Background: an optimization exercise with open tools, aiming at small area. Do not read the settings as production practice. Function was checked by simulation only, so behaviour that the tests miss may differ from the original. Power is estimated from default activity; no workload was simulated.

[design/flow/config.mk]
export PLATFORM = sky130hd
export DESIGN_NAME = cabletest_tx
export DESIGN_NICKNAME = cabletest_tx
export VERILOG_FILES = /design/flow/design.v
export SDC_FILE = /design/flow/constraint.sdc
export NUM_CORES = 4
export LEC_CHECK = 0
export CAP_MARGIN = 20
export CORE_AREA = 5 5 425 425
export DIE_AREA = 0 0 430 430
export SLEW_MARGIN = 20
[design/flow/constraint.sdc]
create_clock -name core_clock -period 6.0 [get_ports {clk}]
set_input_delay 1.2000 -clock core_clock [delete_from_list [all_inputs] [get_ports {clk}]]
set_output_delay 1.2000 -clock core_clock [all_outputs]
set_load 0.01 [all_outputs]
[design/flow/design.v]
module prbs31 #
(
    parameter seed = 32'hFFFF_FFFE
)
(
    input             clock, resetn,
    output reg [31:0] prbs
);
function [31:0] next_prbs31 (input[31:0] in);
	begin
		next_prbs31[31] = in[30] ^ in[27];
		next_prbs31[30] = in[29] ^ in[26];
		next_prbs31[29] = in[28] ^ in[25];
		next_prbs31[28] = in[27] ^ in[24];
		next_prbs31[27] = in[26] ^ in[23];
		next_prbs31[26] = in[25] ^ in[22];
		next_prbs31[25] = in[24] ^ in[21];
		next_prbs31[24] = in[23] ^ in[20];
		next_prbs31[23] = in[22] ^ in[19];
		next_prbs31[22] = in[21] ^ in[18];
		next_prbs31[21] = in[20] ^ in[17];
		next_prbs31[20] = in[19] ^ in[16];
		next_prbs31[19] = in[18] ^ in[15];
		next_prbs31[18] = in[17] ^ in[14];
		next_prbs31[17] = in[16] ^ in[13];
		next_prbs31[16] = in[15] ^ in[12];
		next_prbs31[15] = in[14] ^ in[11];
		next_prbs31[14] = in[13] ^ in[10];
		next_prbs31[13] = in[12] ^ in[ 9];
		next_prbs31[12] = in[11] ^ in[ 8];
		next_prbs31[11] = in[10] ^ in[ 7];
		next_prbs31[10] = in[ 9] ^ in[ 6];
		next_prbs31[ 9] = in[ 8] ^ in[ 5];
		next_prbs31[ 8] = in[ 7] ^ in[ 4];
		next_prbs31[ 7] = in[ 6] ^ in[ 3];
		next_prbs31[ 6] = in[ 5] ^ in[ 2];
		next_prbs31[ 5] = in[ 4] ^ in[ 1];
		next_prbs31[ 4] = in[ 3] ^ in[ 0];
		next_prbs31[ 3] = in[ 2] ^ (in[30] ^ in[27]);
		next_prbs31[ 2] = in[ 1] ^ (in[29] ^ in[26]);
		next_prbs31[ 1] = in[ 0] ^ (in[28] ^ in[25]);
		next_prbs31[ 0] = (in[30] ^ in[27]) ^ (in[27] ^ in[24]);
	end
endfunction
always @(posedge clock)begin
	if (resetn == 0) begin
		prbs <= seed;
	end else begin
		prbs <= next_prbs31(prbs);
	end
end
endmodule
module random 
(
    input          clock, resetn,
    output [511:0] value
);
prbs31#( 1) urand_00(clock, resetn, value[ 0*32 +: 32]);
prbs31#( 2) urand_01(clock, resetn, value[ 1*32 +: 32]);
prbs31#( 3) urand_02(clock, resetn, value[ 2*32 +: 32]);
prbs31#( 4) urand_03(clock, resetn, value[ 3*32 +: 32]);
prbs31#( 5) urand_04(clock, resetn, value[ 4*32 +: 32]);
prbs31#( 6) urand_05(clock, resetn, value[ 5*32 +: 32]);
prbs31#( 7) urand_06(clock, resetn, value[ 6*32 +: 32]);
prbs31#( 8) urand_07(clock, resetn, value[ 7*32 +: 32]);
prbs31#( 9) urand_08(clock, resetn, value[ 8*32 +: 32]);
prbs31#(10) urand_09(clock, resetn, value[ 9*32 +: 32]);
prbs31#(11) urand_10(clock, resetn, value[10*32 +: 32]);
prbs31#(12) urand_11(clock, resetn, value[11*32 +: 32]);
prbs31#(13) urand_12(clock, resetn, value[12*32 +: 32]);
prbs31#(14) urand_13(clock, resetn, value[13*32 +: 32]);
prbs31#(15) urand_14(clock, resetn, value[14*32 +: 32]);
prbs31#(16) urand_15(clock, resetn, value[15*32 +: 32]);
endmodule
module packet_gen
(
    input   clk, resetn,
    input [ 7:0] CYCLES_PER_PACKET,
    input [63:0] PACKET_COUNT,
    input [ 2:0] control,
    output[ 2:0] status,
    output reg   resetn_fifo,
    output[511:0] AXIS_OUT_TDATA,
    output[ 63:0] AXIS_OUT_TKEEP,
    output        AXIS_OUT_TLAST,
    output        AXIS_OUT_TVALID,
    input         AXIS_OUT_TREADY,
    output[511:0] AXIS_FIFO_TDATA,
    output        AXIS_FIFO_TVALID,
    input         AXIS_FIFO_TREADY
);
reg[ 63:0] packets_sent;
reg[  7:0] cycle_number;
reg        inject_latched;
wire[511:0] random;
random u_random(clk, resetn, random);
wire[511:0] single_bit_error = {511'b0, inject_latched} << random[8:0];
wire handshake = AXIS_OUT_TVALID & AXIS_OUT_TREADY;
reg halt;
reg[  1:0] fsm_state;
localparam FSM_WAIT_FOR_START = 0;
localparam FSM_RESET_FIFO1    = 1;
localparam FSM_RESET_FIFO2    = 2;
localparam FSM_GENERATE       = 3;
localparam CTL_START  = 0;
localparam CTL_HALT   = 1;
localparam CTL_INJECT = 2;
localparam STA_BUSY   = 0;
localparam STA_SENT   = 1;
localparam STA_HALTED = 2;
assign AXIS_OUT_TDATA = random ^ single_bit_error;
assign AXIS_OUT_TKEEP = -1;
assign AXIS_OUT_TVALID = (fsm_state == FSM_GENERATE);
assign AXIS_OUT_TLAST = (fsm_state == FSM_GENERATE) & (cycle_number == CYCLES_PER_PACKET);
assign AXIS_FIFO_TDATA  = random;
assign AXIS_FIFO_TVALID = handshake;
assign status[STA_BUSY] = (control[CTL_START] || fsm_state != FSM_WAIT_FOR_START);
assign status[STA_HALTED] = (status[STA_BUSY] == 0) & halt;
assign status[STA_SENT] = (handshake & AXIS_OUT_TLAST);
reg[31:0] countdown;
always @(posedge clk) begin
    if (control[CTL_HALT]) halt <= 1;
    if (countdown) countdown <= countdown - 1;
    if (resetn == 0) begin
        fsm_state <= 0;
    end else case(fsm_state)
        FSM_WAIT_FOR_START:
            if (control[CTL_START]) begin
                resetn_fifo    <= 0;
                countdown      <= 16;
                inject_latched <= 0;
                halt           <= 0;
                fsm_state      <= FSM_RESET_FIFO1;
            end
        FSM_RESET_FIFO1:
            if (countdown == 0) begin
                resetn_fifo <= 1;
                countdown   <= 16;
                fsm_state   <= FSM_RESET_FIFO2;
            end
        FSM_RESET_FIFO2:
            if (countdown == 0) begin
                packets_sent <= 1;
                cycle_number <= 1;
                fsm_state    <= FSM_GENERATE;
            end
        FSM_GENERATE:
            if (handshake) begin
                inject_latched <= 0;                
                cycle_number   <= cycle_number + 1;
                if (AXIS_OUT_TLAST) begin
                    cycle_number <= 1;
                    if (packets_sent == PACKET_COUNT)
                        fsm_state <= FSM_WAIT_FOR_START;
                    else
                        packets_sent <= packets_sent + 1;
                    if (halt) fsm_state <= FSM_WAIT_FOR_START;
                end
            end
    endcase
    if (control[CTL_INJECT]) inject_latched <= 1;
end
endmodule
module rate_limiter #
(
    parameter DW = 512, 
    parameter CLOCKS_PER_USEC = 250  
)
(
    input clk, resetn,
    input [DW-1:0]     AXIS_IN_TDATA,
    input [(DW/8)-1:0] AXIS_IN_TKEEP, 
    input              AXIS_IN_TLAST,
    input              AXIS_IN_TVALID,
    output             AXIS_IN_TREADY,
    output [DW-1:0]     AXIS_OUT_TDATA,
    output [(DW/8)-1:0] AXIS_OUT_TKEEP, 
    output              AXIS_OUT_TLAST,
    output              AXIS_OUT_TVALID,
    input               AXIS_OUT_TREADY,
    input [31:0]        BYTES_PER_USEC
);
reg[31:0] r_BYTES_PER_USEC;
always @(posedge clk) r_BYTES_PER_USEC <= BYTES_PER_USEC;
wire[15:0] max_xfers_per_usec = r_BYTES_PER_USEC / (DW/8);
reg [15:0] cycle_count;
reg [15:0] xfer_count;
wire pass_thru = (xfer_count < max_xfers_per_usec);
always @(posedge clk) begin
    if (resetn == 0) begin
        cycle_count <= 1;
        xfer_count  <= 0;
    end else begin
        if (AXIS_OUT_TVALID & AXIS_OUT_TREADY) xfer_count <= xfer_count + 1;
        if (cycle_count == CLOCKS_PER_USEC) begin
            cycle_count <= 1;
            xfer_count  <= 0;
        end        
        else cycle_count <= cycle_count + 1;
    end
end
assign AXIS_OUT_TDATA  = AXIS_IN_TDATA;
assign AXIS_OUT_TKEEP  = AXIS_IN_TKEEP;
assign AXIS_OUT_TLAST  = AXIS_IN_TLAST;
assign AXIS_OUT_TVALID = AXIS_IN_TVALID  & pass_thru & (resetn == 1);
assign AXIS_IN_TREADY  = AXIS_OUT_TREADY & pass_thru & (resetn == 1);
endmodule
module cabletest_tx
(
    input          clk, resetn,
    input  [  7:0] CYCLES_PER_PACKET,
    input  [ 63:0] PACKET_COUNT,
    input  [ 31:0] BYTES_PER_USEC,
    input  [  2:0] control,
    output [  2:0] status,
    output         resetn_fifo,
    output [511:0] AXIS_OUT_TDATA,
    output [ 63:0] AXIS_OUT_TKEEP,
    output         AXIS_OUT_TLAST,
    output         AXIS_OUT_TVALID,
    input          AXIS_OUT_TREADY,
    output [511:0] AXIS_FIFO_TDATA,
    output         AXIS_FIFO_TVALID,
    input          AXIS_FIFO_TREADY
);
wire [511:0] pg_tdata;
wire [ 63:0] pg_tkeep;
wire         pg_tlast, pg_tvalid, pg_tready;
packet_gen u_packet_gen
(
    .clk               (clk),
    .resetn            (resetn),
    .CYCLES_PER_PACKET (CYCLES_PER_PACKET),
    .PACKET_COUNT      (PACKET_COUNT),
    .control           (control),
    .status            (status),
    .resetn_fifo       (resetn_fifo),
    .AXIS_OUT_TDATA    (pg_tdata),
    .AXIS_OUT_TKEEP    (pg_tkeep),
    .AXIS_OUT_TLAST    (pg_tlast),
    .AXIS_OUT_TVALID   (pg_tvalid),
    .AXIS_OUT_TREADY   (pg_tready),
    .AXIS_FIFO_TDATA   (AXIS_FIFO_TDATA),
    .AXIS_FIFO_TVALID  (AXIS_FIFO_TVALID),
    .AXIS_FIFO_TREADY  (AXIS_FIFO_TREADY)
);
rate_limiter #(.DW(512), .CLOCKS_PER_USEC(250)) u_rate_limiter
(
    .clk             (clk),
    .resetn          (resetn),
    .AXIS_IN_TDATA   (pg_tdata),
    .AXIS_IN_TKEEP   (pg_tkeep),
    .AXIS_IN_TLAST   (pg_tlast),
    .AXIS_IN_TVALID  (pg_tvalid),
    .AXIS_IN_TREADY  (pg_tready),
    .AXIS_OUT_TDATA  (AXIS_OUT_TDATA),
    .AXIS_OUT_TKEEP  (AXIS_OUT_TKEEP),
    .AXIS_OUT_TLAST  (AXIS_OUT_TLAST),
    .AXIS_OUT_TVALID (AXIS_OUT_TVALID),
    .AXIS_OUT_TREADY (AXIS_OUT_TREADY),
    .BYTES_PER_USEC  (BYTES_PER_USEC)
);
endmodule
[design/flow/run.sh]
#!/bin/bash
# synth_recipe.tcl (not shown) runs the flow's synth.tcl, then flattens the netlist and writes it again
# the make line also repeats each setting of config.mk as NAME=value (left out here)
make -C /OpenROAD-flow-scripts/flow DESIGN_CONFIG=/design/flow/config.mk WORK_HOME=/design/flow/orfs CLKGATE_MAP_FILE= SYNTH_SCRIPT=/design/flow/synth_recipe.tcl finish
### Gate families picked out

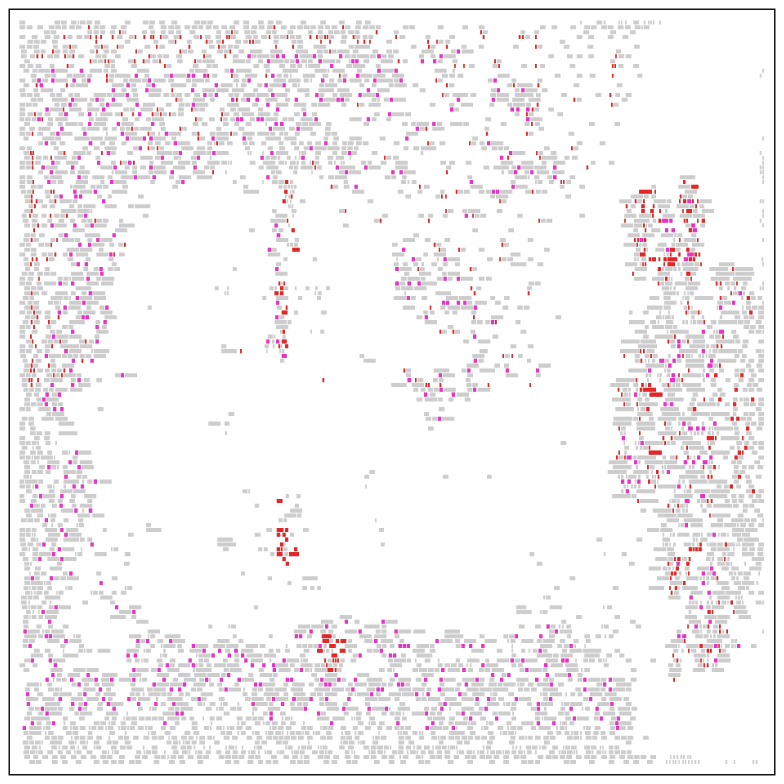
NOR gates: marked red, cells 506, most used nor2_1, where spread over the die. AND and OR gates: marked magenta, cells 552, most used and2_1, where spread over the die.

### Clock wires, drivers and flops

The bar under the picture is 100 µm long.
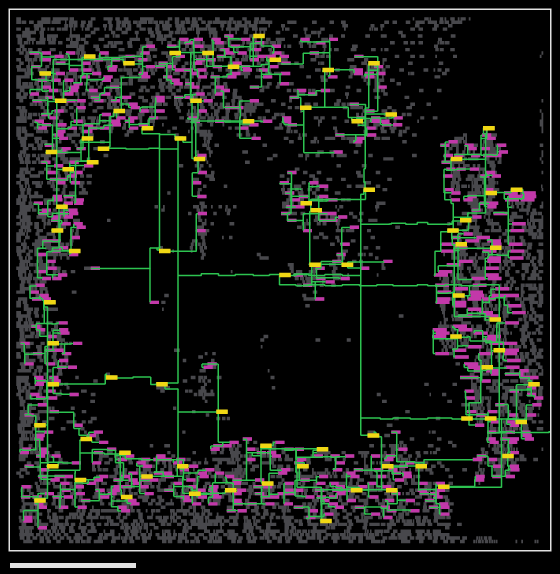
clock wires: marked green, length 10700 µm. flip-flops: marked magenta, count 669. cells driving clock nets: marked yellow, count 81.
There are 82 routed clock nets.

### Signal routing as the flow saved it

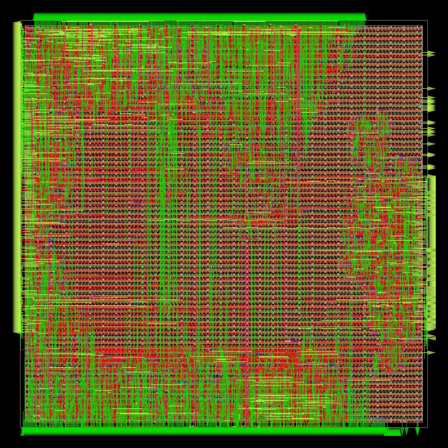
met2 routed WL: 96000 µm
met3 WL: 12100 µm
drt total wl: 195000 µm
routed length on met1: 79600 µm
detailed-route via count: 30100

## Yosys cell counts (all sizes together)
| cell | n |
|---|---|
| clkbuf | 143 |
| a211oi | 2 |
| edfxtp | 73 |
| or3b | 1 |
| nor2 | 414 |
| o41ai | 3 |
| nand3 | 49 |
| and4 | 8 |
| buf | 72 |
| a31o | 1 |
| o2111a | 1 |
| a311oi | 1 |
| nor2b | 9 |
| and2 | 482 |
| a21boi | 1 |
| and3 | 23 |
| or2 | 4 |
| a31oi | 1 |
| or4 | 5 |
| a21o | 10 |
| mux2i | 2 |
| xor2 | 854 |
| a2111oi | 1 |
| a21oi | 33 |
| ha | 27 |
| nor4 | 41 |
| nand4b | 1 |
| nand4 | 21 |
| o311a | 1 |
| o2111ai | 4 |
| o21a | 2 |
| dfxtp | 596 |
| o21ai | 35 |
| inv | 36 |
| xnor2 | 330 |
| nor3b | 3 |
| or3 | 29 |
| nand3b | 1 |
| nand2b | 12 |
| conb | 1 |
| nor3 | 37 |
| nand2 | 373 |
| nor4b | 2 |
## metrics by stage
stage          power [mW]  instances  hold WS [ns]
6_report             30.1       7287         0.469
5_1_grt              31.4       7280         0.507
4_1_cts              30.5       7280         0.474
3_5_place_dp         25.2       7137         0.465
3_3_place_gp         25.2       7137         0.461
2_1_floorplan        14.7       3808         0.446
## cells in the final DEF, fill, tap and decap left out, types with 31 or more instances in the layout
cell type,synthesis,routed
xor2_1,854,854
a21oi_1,31,31
xnor2_1,330,330
and2_1,482,481
edfxtp_1,73,73
clkbuf_16,0,81
buf_4,64,81
inv_1,36,36
dfxtp_1,596,596
nand2_1,373,371
nor4_1,34,33
nand3_1,49,49
clkdlybuf4s50_1,0,1120
nor2_1,413,399
conb_1,1,64
o21ai_0,34,34
## power breakdown
part	switching, mW	internal [mW]	leakage, nW
Combinational	7.04	7.98	14.5
Sequential	3.78	6.23	5.52
Clock	2.13	2.96	1.34
Total	12.9	17.2	21.4
## layout make-up
| class | count | area (µm²) |
|---|---|---|
| antenna | 7 | 17.5 |
| clock buffer | 110 | 2290 |
| clock inverter | 33 | 427 |
| fill | 18500 | 125000 |
| inverter | 36 | 135 |
| multi-input combinational | 2888 | 19300 |
| sequential | 669 | 14100 |
| tap | 2340 | 2930 |
| timing repair buffer | 1204 | 11900 |
## worst max path at each step
stage / startpoint / to / slack (ns) / cells after the start
floorplan: resetn / u_packet_gen.packets_sent[0]$_SDFFCE_PN1P_ / 1.87 / 6
global placement: u_packet_gen.inject_latched$_SDFFE_PP1P_ / AXIS_OUT_TDATA[96] / 1.20 / 6
detailed placement: u_packet_gen.u_random.urand_00.prbs[3]$_SDFF_PN0_ / AXIS_OUT_TDATA[393] / 1.24 / 5
CTS: u_packet_gen.u_random.urand_00.prbs[3]$_SDFF_PN0_ / AXIS_OUT_TDATA[393] / 0.49 / 5
global route: u_packet_gen.u_random.urand_00.prbs[3]$_SDFF_PN0_ / AXIS_OUT_TDATA[460] / 0.44 / 6
finish: u_packet_gen.u_random.urand_00.prbs[3]$_SDFF_PN0_ / AXIS_OUT_TDATA[462] / 0.71 / 6
## cells by family after synthesis
family / Yosys count / synth area share [%]
AND/OR/NAND/NOR: 1515 / 22.2
XOR/XNOR: 1184 / 30.3
flip-flops: 669 / 41.3
buffers and inverters: 251 / 3.53
AO/OA/AOI/OAI: 96 / 1.72
adder cells (fa/ha/maj): 27 / 0.987
multiplexers: 2 / 0.0585
other: 1 / 0.0110
## worst register-to-register path, stage by stage (launching register included)
cell     delay, ns
dfxtp_1       0.35
nor4_1        0.43
nand4_1       0.33
nor4_2        0.57
nand2_1       0.10
o21ai_0       0.08
and3_1        0.42
and2_4        0.78
## routing by layer
metal  GRT usage (%)  up-vias
met5               0        -
met4            6.68        0
met3            4.51      228
met2            34.9     1130
met1            24.4    14800
li1                -    13900
==> qor.yml <==
hpwlAfterDp_um: 156000
critPathTopFamily: "buffers and inverters"
htreeDepth: 3
top_register: "u_packet_gen.packets_sent"
final_util_pct: 29.1
drc: 0
drive_gt1_share_pct: 5.45
cp.required_ns: 4.80
avgSynthCellArea_um2: 9.14
top_layer: "met4"
dp_slack_ns: 1.24
period_share_pct: 88.2
power_density_mw_per_mm2: 590
die-area_mm2: 0.185
hp-start: "u_packet_gen.countdown[11]$_DFF_P_"
start_kind: "flip-flop"
cts_sinks: 669
drv_cap: 0
yosysUniqueCellTypes: 61
largest_reg_flops: 64
clk_latency_ns: 0.68
core_mm2: 0.176
reg2reg_slack_ns: 2.51
dieHeight_um: 430
setup_ws_ns: 0.706
synth_area_leaders: "dfxtp_1, xor2_1, and2_1"
postCtsHoldBufs: 0
drv_slew: 0
r2r_start: "u_packet_gen.countdown[27]$_DFF_P_"
globalRoute.totalOverflow: 0
ir_worst_vdd_uv: 274
layout.nets: 5018
clock_path_buffers: 3
cp_slowest_stage_delay_ns: 0.90
post_cts_resized: 0
viasPerCell: 4.13
crit_slowest_cell: "dfxtp_1"
crit_buf_inv: 2
status: "timing/DRC/antenna clean"
placed_cell_area_mm2: 0.0483
min_to: "u_packet_gen.countdown[11]$_DFF_P_"
cp_max_fo: 16
ios: 1206

[separate check: timing with driven ports]
The results above use ideal ports. As a check the final layout listed here was re-extracted and re-timed, cells and wires unchanged. Step 1 sets driving cells, clkbuf_16 on the clock port and buf_2 on the other inputs (assumed; they add their load-dependent delay and slew). Step 2 moves the port delays by t, midway between the first and last clock arrival at a register: inputs arrive t later, outputs are due t later. That takes back most of the time a late clock gives input paths. Three values: ideal ports, drivers, drivers and shift; two values: the first two.
t (ns): 0.735
setup slack, ns: 0.706 / 0.630 / 1.205
hold slack, ns: 0.469 / 0.469 / 0.469
worst setup path at the end: input to output
worst slew at a driven data input, ns: 0.09
After both steps setup and hold are still met in this run. For this run, drivers alone change the setup slack by -0.076 ns; drivers and shift together by +0.499 ns.
